This design comes from an exercise in tuning for small area and a short achievable clock period on the open sky130 flow, not from production work.
The RTL was checked by simulation tests, not by an equivalence proof against the original design.
Power figures rest on the tool's default switching activity, not on a simulated workload.

File: flow/design.v
module reg_mux(data,clk,en_clk,USE_REG,rst,block_out);
    parameter INPUT_SIZE = 18;
    input USE_REG ;  
    parameter RSTTYPE = "SYNC";
    input [INPUT_SIZE-1:0]data;
    input clk,en_clk,rst;
    output [INPUT_SIZE-1:0]block_out;
    reg [INPUT_SIZE-1:0]data_reg;
    generate
        if(RSTTYPE == "ASYNC")begin
          always@(posedge clk or posedge rst)begin
            if (rst)begin
              data_reg <= 0;
            end
            else begin
              if(en_clk)
                data_reg <= data;
            end
          end
        end
        else begin
          always@(posedge clk)begin
            if (rst)begin
              data_reg <= 0;
            end
            else begin
              if(en_clk)
                data_reg <= data;
            end
          end
        end
    endgenerate
    assign block_out  = (USE_REG) ? data_reg : data;
endmodule
module DSP_module(A,B,C,D,CARRYIN,M,P,CARRYOUT,CARRYOUTF,CLK,OPMODE,CEA,CEB,CEC,CECARRYIN,CED,CEM,CEOPMODE,CEP,
           RSTA,RSTB,RSTC,RSTCARRYIN,RSTD,RSTM,RSTOPMODE,RSTP,BCOUT,PCIN,PCOUT,BCIN);
    parameter A0REG = 0;
    parameter A1REG = 1;
    parameter B0REG = 0;
    parameter B1REG = 1;
    parameter CREG = 1;
    parameter DREG = 1;
    parameter MREG = 1;
    parameter PREG = 1;
    parameter CARRYINREG = 1;
    parameter CARRYOUTREG = 1; 
    parameter OPMODEREG = 1;
    parameter CARRYINSEL = "OPMODE5";
    parameter B_INPUT = "DIRECT";
    parameter RSTTYPE = "SYNC";
    input [17:0]A;
    input [17:0]B;
    input [47:0]C;
    input [17:0]D;
    input CARRYIN;
    input [17:0]BCIN;
    input CLK;
    input [7:0]OPMODE;
    input CEA;   
    input CEB;   
    input CEC;   
    input CECARRYIN;     
    input CED;   
    input CEM;   
    input CEOPMODE;  
    input CEP;   
    input RSTA;  
    input RSTB;  
    input RSTC;  
    input RSTCARRYIN;  
    input RSTD;  
    input RSTM;  
    input RSTOPMODE;   
    input RSTP;  
    input [47:0]PCIN;  
    output [47:0]PCOUT;    
    output [17:0]BCOUT;  
    output [47:0]P;
    output [35:0]M;
    output CARRYOUT;
    output CARRYOUTF; 
    wire [17:0]dwire,bwire0,bwire1,awire0,awire1;
    wire [47:0]cwire;
    reg_mux D_REG(.USE_REG(DREG),.data(D),.clk(CLK),.en_clk(CED),.rst(RSTD),.block_out(dwire)); 
    reg_mux A0_REG(.USE_REG(A0REG),.data(A),.clk(CLK),.en_clk(CEA),.rst(RSTA),.block_out(awire0)); 
    reg_mux #(.INPUT_SIZE(48)) C_REG(.USE_REG(CREG),.data(C),.clk(CLK),.en_clk(CEC),.rst(RSTC),.block_out(cwire));
    assign bwire0 = (B_INPUT == "DIRECT") ? B : BCIN;
    reg_mux B0_REG(.USE_REG(B0REG),.data(bwire0),.clk(CLK),.en_clk(CEB),.rst(RSTB),.block_out(bwire1)); 
    wire [17:0]pre_add_sub_out,bd_mux_out,bwire2;
    wire [7:0]opmodewire;
    reg_mux #(.INPUT_SIZE(8)) OPMODE_REG(.USE_REG(OPMODEREG),.data(OPMODE),.clk(CLK),.en_clk(CEOPMODE),.rst(RSTOPMODE),.block_out(opmodewire));
    assign pre_add_sub_out = opmodewire[6] ? (dwire-bwire1): (dwire+bwire1);
    assign bd_mux_out = opmodewire[4] ? pre_add_sub_out : bwire1;
    reg_mux B1_REG(.USE_REG(B1REG),.data(bd_mux_out),.clk(CLK),.en_clk(CEB),.rst(RSTB),.block_out(bwire2)); 
    reg_mux A1_REG(.USE_REG(A1REG),.data(awire0),.clk(CLK),.en_clk(CEA),.rst(RSTA),.block_out(awire1));
    wire [35:0]multiplier_out,mreg_out;
    assign multiplier_out = bwire2 * awire1;
    reg_mux #(.INPUT_SIZE(36)) M_REG(.USE_REG(MREG),.data(multiplier_out),.clk(CLK),.en_clk(CEM),.rst(RSTM),.block_out(mreg_out));
    wire carrywire0,carrywire1;
    generate 
        if(CARRYINSEL=="OPMODE5")
            assign carrywire0 = opmodewire[5];
        else if(CARRYINSEL == "CARRYIN")
            assign carrywire0 = CARRYIN;
        else 
            assign carrywire0 = 0;
    endgenerate
    reg_mux #(.INPUT_SIZE(1)) CYI_REG(.USE_REG(CARRYINREG),.data(carrywire0),.clk(CLK),.en_clk(CECARRYIN),.rst(RSTCARRYIN),.block_out(carrywire1));
    wire [47:0]xmulti_out,zmulti_out;
    assign xmulti_out = (opmodewire[1:0]== 0) ? 0 : (opmodewire[1:0]== 1) ? mreg_out : (opmodewire[1:0]== 2 && PREG) ? P : {D[11:0],A[17:0],B[17:0]};
    assign zmulti_out = (opmodewire[3:2]== 0) ? 0 : (opmodewire[3:2]== 1) ? PCIN : (opmodewire[3:2]== 2 && PREG) ? P : cwire; 
    wire [48:0]temp_out;
    wire [47:0]post_add_sub_out;
    wire carryoutwire;
    assign temp_out = (opmodewire[7]) ? (zmulti_out - (xmulti_out + carrywire1)) : (zmulti_out + xmulti_out + carrywire1);
    assign carryoutwire = temp_out[0];
    assign post_add_sub_out = (carrywire0)? temp_out - 1 : temp_out;
    reg_mux #(.INPUT_SIZE(1)) CYO_REG(.USE_REG(CARRYOUTREG),.data(carryoutwire),.clk(CLK),.en_clk(CECARRYIN),.rst(RSTCARRYIN),.block_out(CARRYOUT));
    assign CARRYOUTF = CARRYOUT;
    reg_mux #(.INPUT_SIZE(48)) P_REG(.USE_REG(PREG),.data(post_add_sub_out),.clk(CLK),.en_clk(CEP),.rst(RSTP),.block_out(P));
    assign PCOUT = (PREG) ? P : post_add_sub_out;
    assign BCOUT = bwire2;
    assign M =  mreg_out;
endmodule
File: flow/constraint.sdc
create_clock -name core_clock -period 7.0 [get_ports {CLK}]
set_input_delay 1.4000 -clock core_clock [delete_from_list [all_inputs] [get_ports {CLK}]]
set_output_delay 1.4000 -clock core_clock [all_outputs]
set_load 0.01 [all_outputs]
File: flow/run.sh
#!/bin/bash
# synth_recipe.tcl (not shown) runs the flow's synth.tcl, then flattens the netlist and writes it again
# the make line also repeats each setting of config.mk as NAME=value (left out here)
make -C /OpenROAD-flow-scripts/flow DESIGN_CONFIG=/design/flow/config.mk WORK_HOME=/design/flow/orfs CLKGATE_MAP_FILE= SYNTH_SCRIPT=/design/flow/synth_recipe.tcl finish
File: flow/config.mk
export PLATFORM = sky130hd
export DESIGN_NAME = DSP_module
export DESIGN_NICKNAME = DSP_module
export VERILOG_FILES = /design/flow/design.v
export SDC_FILE = /design/flow/constraint.sdc
export NUM_CORES = 4
export LEC_CHECK = 0
export CAP_MARGIN = 20
export CORE_MARGIN = 2
export CORE_UTILIZATION = 40
export SLEW_MARGIN = 20
==> results.json <==
{
  "status": "timing/DRC/antenna clean",
  "setup-tns-final_ns": 0,
  "ff2ff_path_depth": 26,
  "chipWidth_um": 274,
  "cellPowerDensity_mw_per_mm2": 164,
  "dp_hpwl_um": 80900,
  "pwr-share-seq_pct": 24.5,
  "p_total_mw": 5.67,
  "grt_pass1_vias": 25600,
  "worst_pin_slew_ns": 1.06,
  "crit_path_max_incr_delay_ns": 0.53,
  "worstHoldEndpoint": "C_REG.data_reg[10]$_SDFFE_PP0P_",
  "post-route-min-period_ns": 6.73,
  "syn_inst": 3569,
  "gr-usage-met2_pct": 40.7,
  "p_clk_mw": 1.05,
  "synth_seq_cells": 196,
  "setup_ws_ns": 0.269,
  "met2_length_um": 43100,
  "synth.largest_area_cell": "fa_1",
  "syn_area_per_cell_um2": 8.16,
  "comb_power_share_pct": 57.0,
  "cp.depth": 26,
  "placed_cell_area_mm2": 0.0340,
  "syn_area_mm2": 0.0291,
  "max_freq_mhz": 149,
  "antenna_found_initial": 4,
  "pg_seq_mw": 1.39,
  "r2r_start": "B1_REG.data_reg[7]$_SDFFE_PP0P_",
  "critPathLaunch": "B1_REG.data_reg[7]$_SDFFE_PP0P_",
  "netSwitchingPower_mw": 2.51,
  "p_leak_nw": 16.4,
  "grt_max_degree": 62,
  "syn_to_final_growth_pct": 18.9,
  "cts.repair.resized": 1,
  "grt_busiest_layer": "met2",
  "holdBufCountCts": 0,
  "timing.hold.ws_ns": 0.493,
  "initialDrtViolationCount": 1767,
  "yosysMostFrequentCell": "inv_1",
  "setup_violations": 0
}
[worst min-delay path, cell delays in order, from the launching register on]
cell     delay [ns]
dfxtp_1        0.33
mux2i_1        0.06
nor2_1         0.07
[worst max-delay path by stage]
stage	endpoint	slack (ns)
after detailed placement	M_REG.data_reg[35]$_SDFFE_PP0P_	-0.02
after global routing	M_REG.data_reg[35]$_SDFFE_PP0P_	0.01
final	M_REG.data_reg[35]$_SDFFE_PP0P_	0.27
after global placement	M_REG.data_reg[35]$_SDFFE_PP0P_	0.07
after floorplan	M_REG.data_reg[35]$_SDFFE_PP0P_	0.35
after CTS	M_REG.data_reg[35]$_SDFFE_PP0P_	0.05
[kinds of logic after synthesis]
| logic type | synth area share, % |
|---|---|
| multiplexers | 9.85 |
| buffers and inverters | 10.0 |
| adder cells (fa/ha/maj) | 29.3 |
| AO/OA/AOI/OAI | 15.3 |
| flip-flops | 13.5 |
| AND/OR/NAND/NOR | 17.5 |
| XOR/XNOR | 4.57 |
[area by class of cell]
class                      instances  area, um2
clock buffer                      18        439
tap                              950       1190
inverter                         485       1820
fill                            7043      37100
clock inverter                    14        140
timing repair buffer             523       4770
sequential                       196       3940
multi-input combinational       2647      22300
**Final layout**

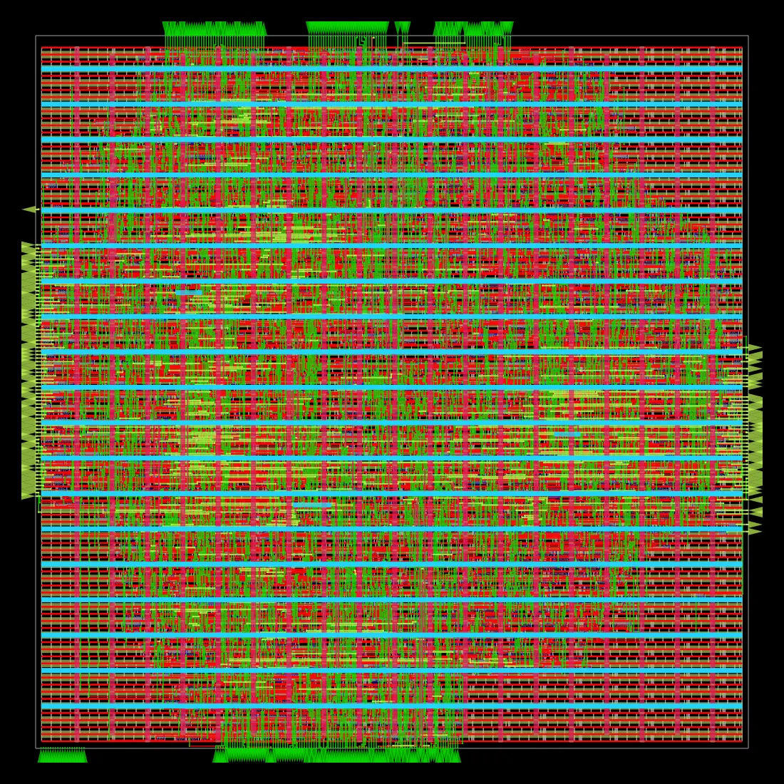
die area: 0.0750 mm2
Final Instance Area: 0.0346 mm2
Final Core Density: 48.3%
Die Ht: 274 um
total wire length: 97100 um

**Sequential cells coloured by netlist name**

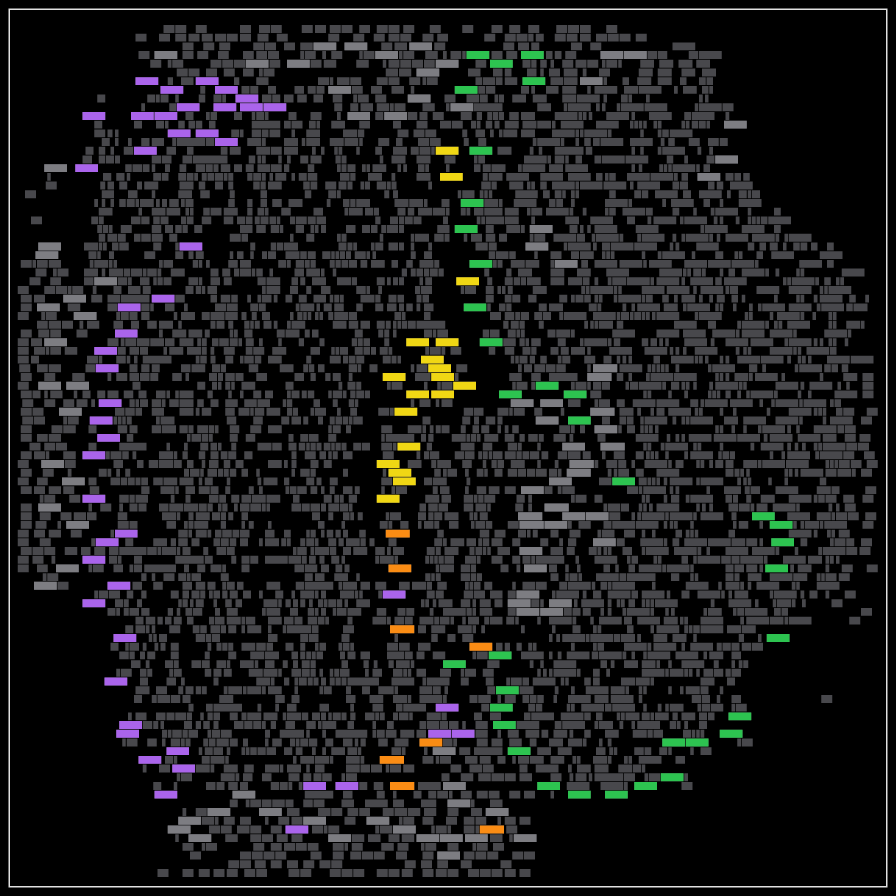
M_REG.data_reg -> green  # sequential cells 36
OPMODE_REG.data_reg -> orange  # sequential cells 8, where bottom middle
D_REG.data_reg -> yellow  # sequential cells 18, where middle
P_REG.data_reg -> purple  # sequential cells 48
fraction of area in registers: 11.4%
sequential cell area: 0.00394 mm2

**Metal layers overlaid**

Only two layers are drawn.
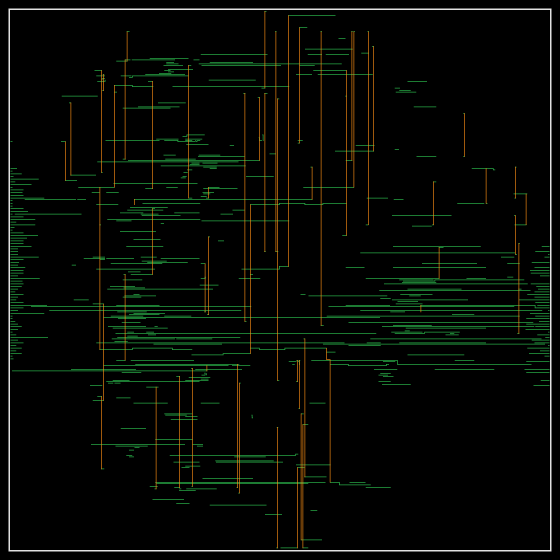
met3 -> green  # wire length 7080 um
met4 -> orange  # wire length 2870 um
Total GRT Usage: 25.8%
Vias: 26000

**Cells coloured by class**

Bar = 100 um. Fill, decap, tap and diode cells in grey.
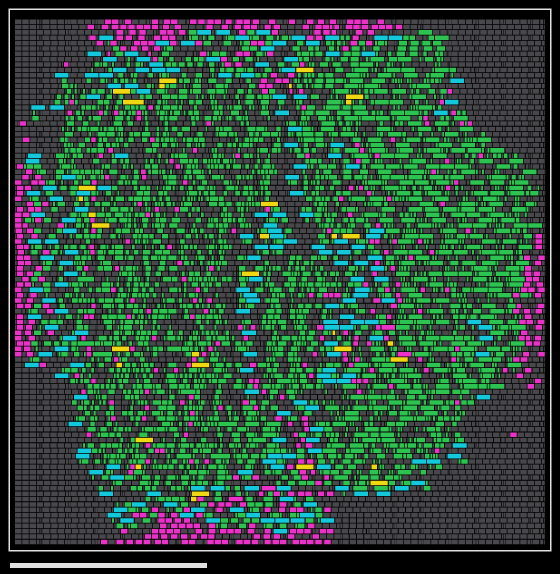
other buffers and delay cells -> magenta  # cells 523, share of their area 14%
clock drivers and dummy loads -> yellow  # cells 32, share of their area 1.7%
all other logic -> green  # cells 3132, share of their area 72%
flip-flops -> cyan  # cells 196, share of their area 12%
total core area: 0.0717 mm2
row count: 98

**Placement density heat map**

The die is cut into 27 by 27 equal tiles; dark purple is low, yellow is high, 0 to 100% covered.
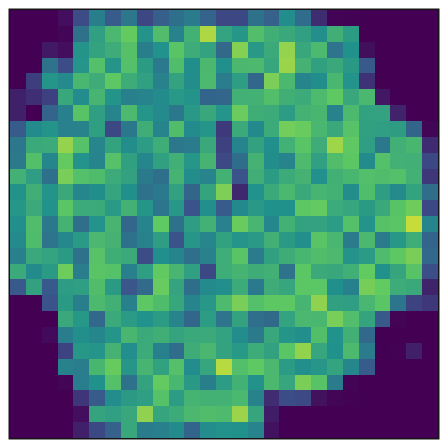
mean over tiles = 45%
nearly empty tiles = 16%
tiles over 75% full = 5.2%
fullest tile = 91%
densest ninth of the die = right middle
emptiest ninth of the die = bottom right
Initial Util: 40.6%

static timing again, ports no longer ideal:
Ports are ideal in the flow. The routed layout listed here was re-timed in OpenROAD.
Step 1 assumes that a clkbuf_16 drives the clock port and a buf_2 every other input.
Step 2 times the ports against the registers' clock, not the clock port: input delays grow and output delays shrink by t, the midpoint of the rising clock arrivals with the driver on.
Slacks: ideal ports / drivers / drivers and shift; pairs: ideal ports / drivers.
shift t [ns]: 0.559
setup slack, ns: 0.269 / 0.269 / -0.010
slew at the worst register clock pin (ns): 0.09 / 0.09
Met with ideal ports but missed after step 2: setup timing in this run. For this run, drivers alone change the setup slack by 0.000 ns; drivers and shift together by -0.279 ns.
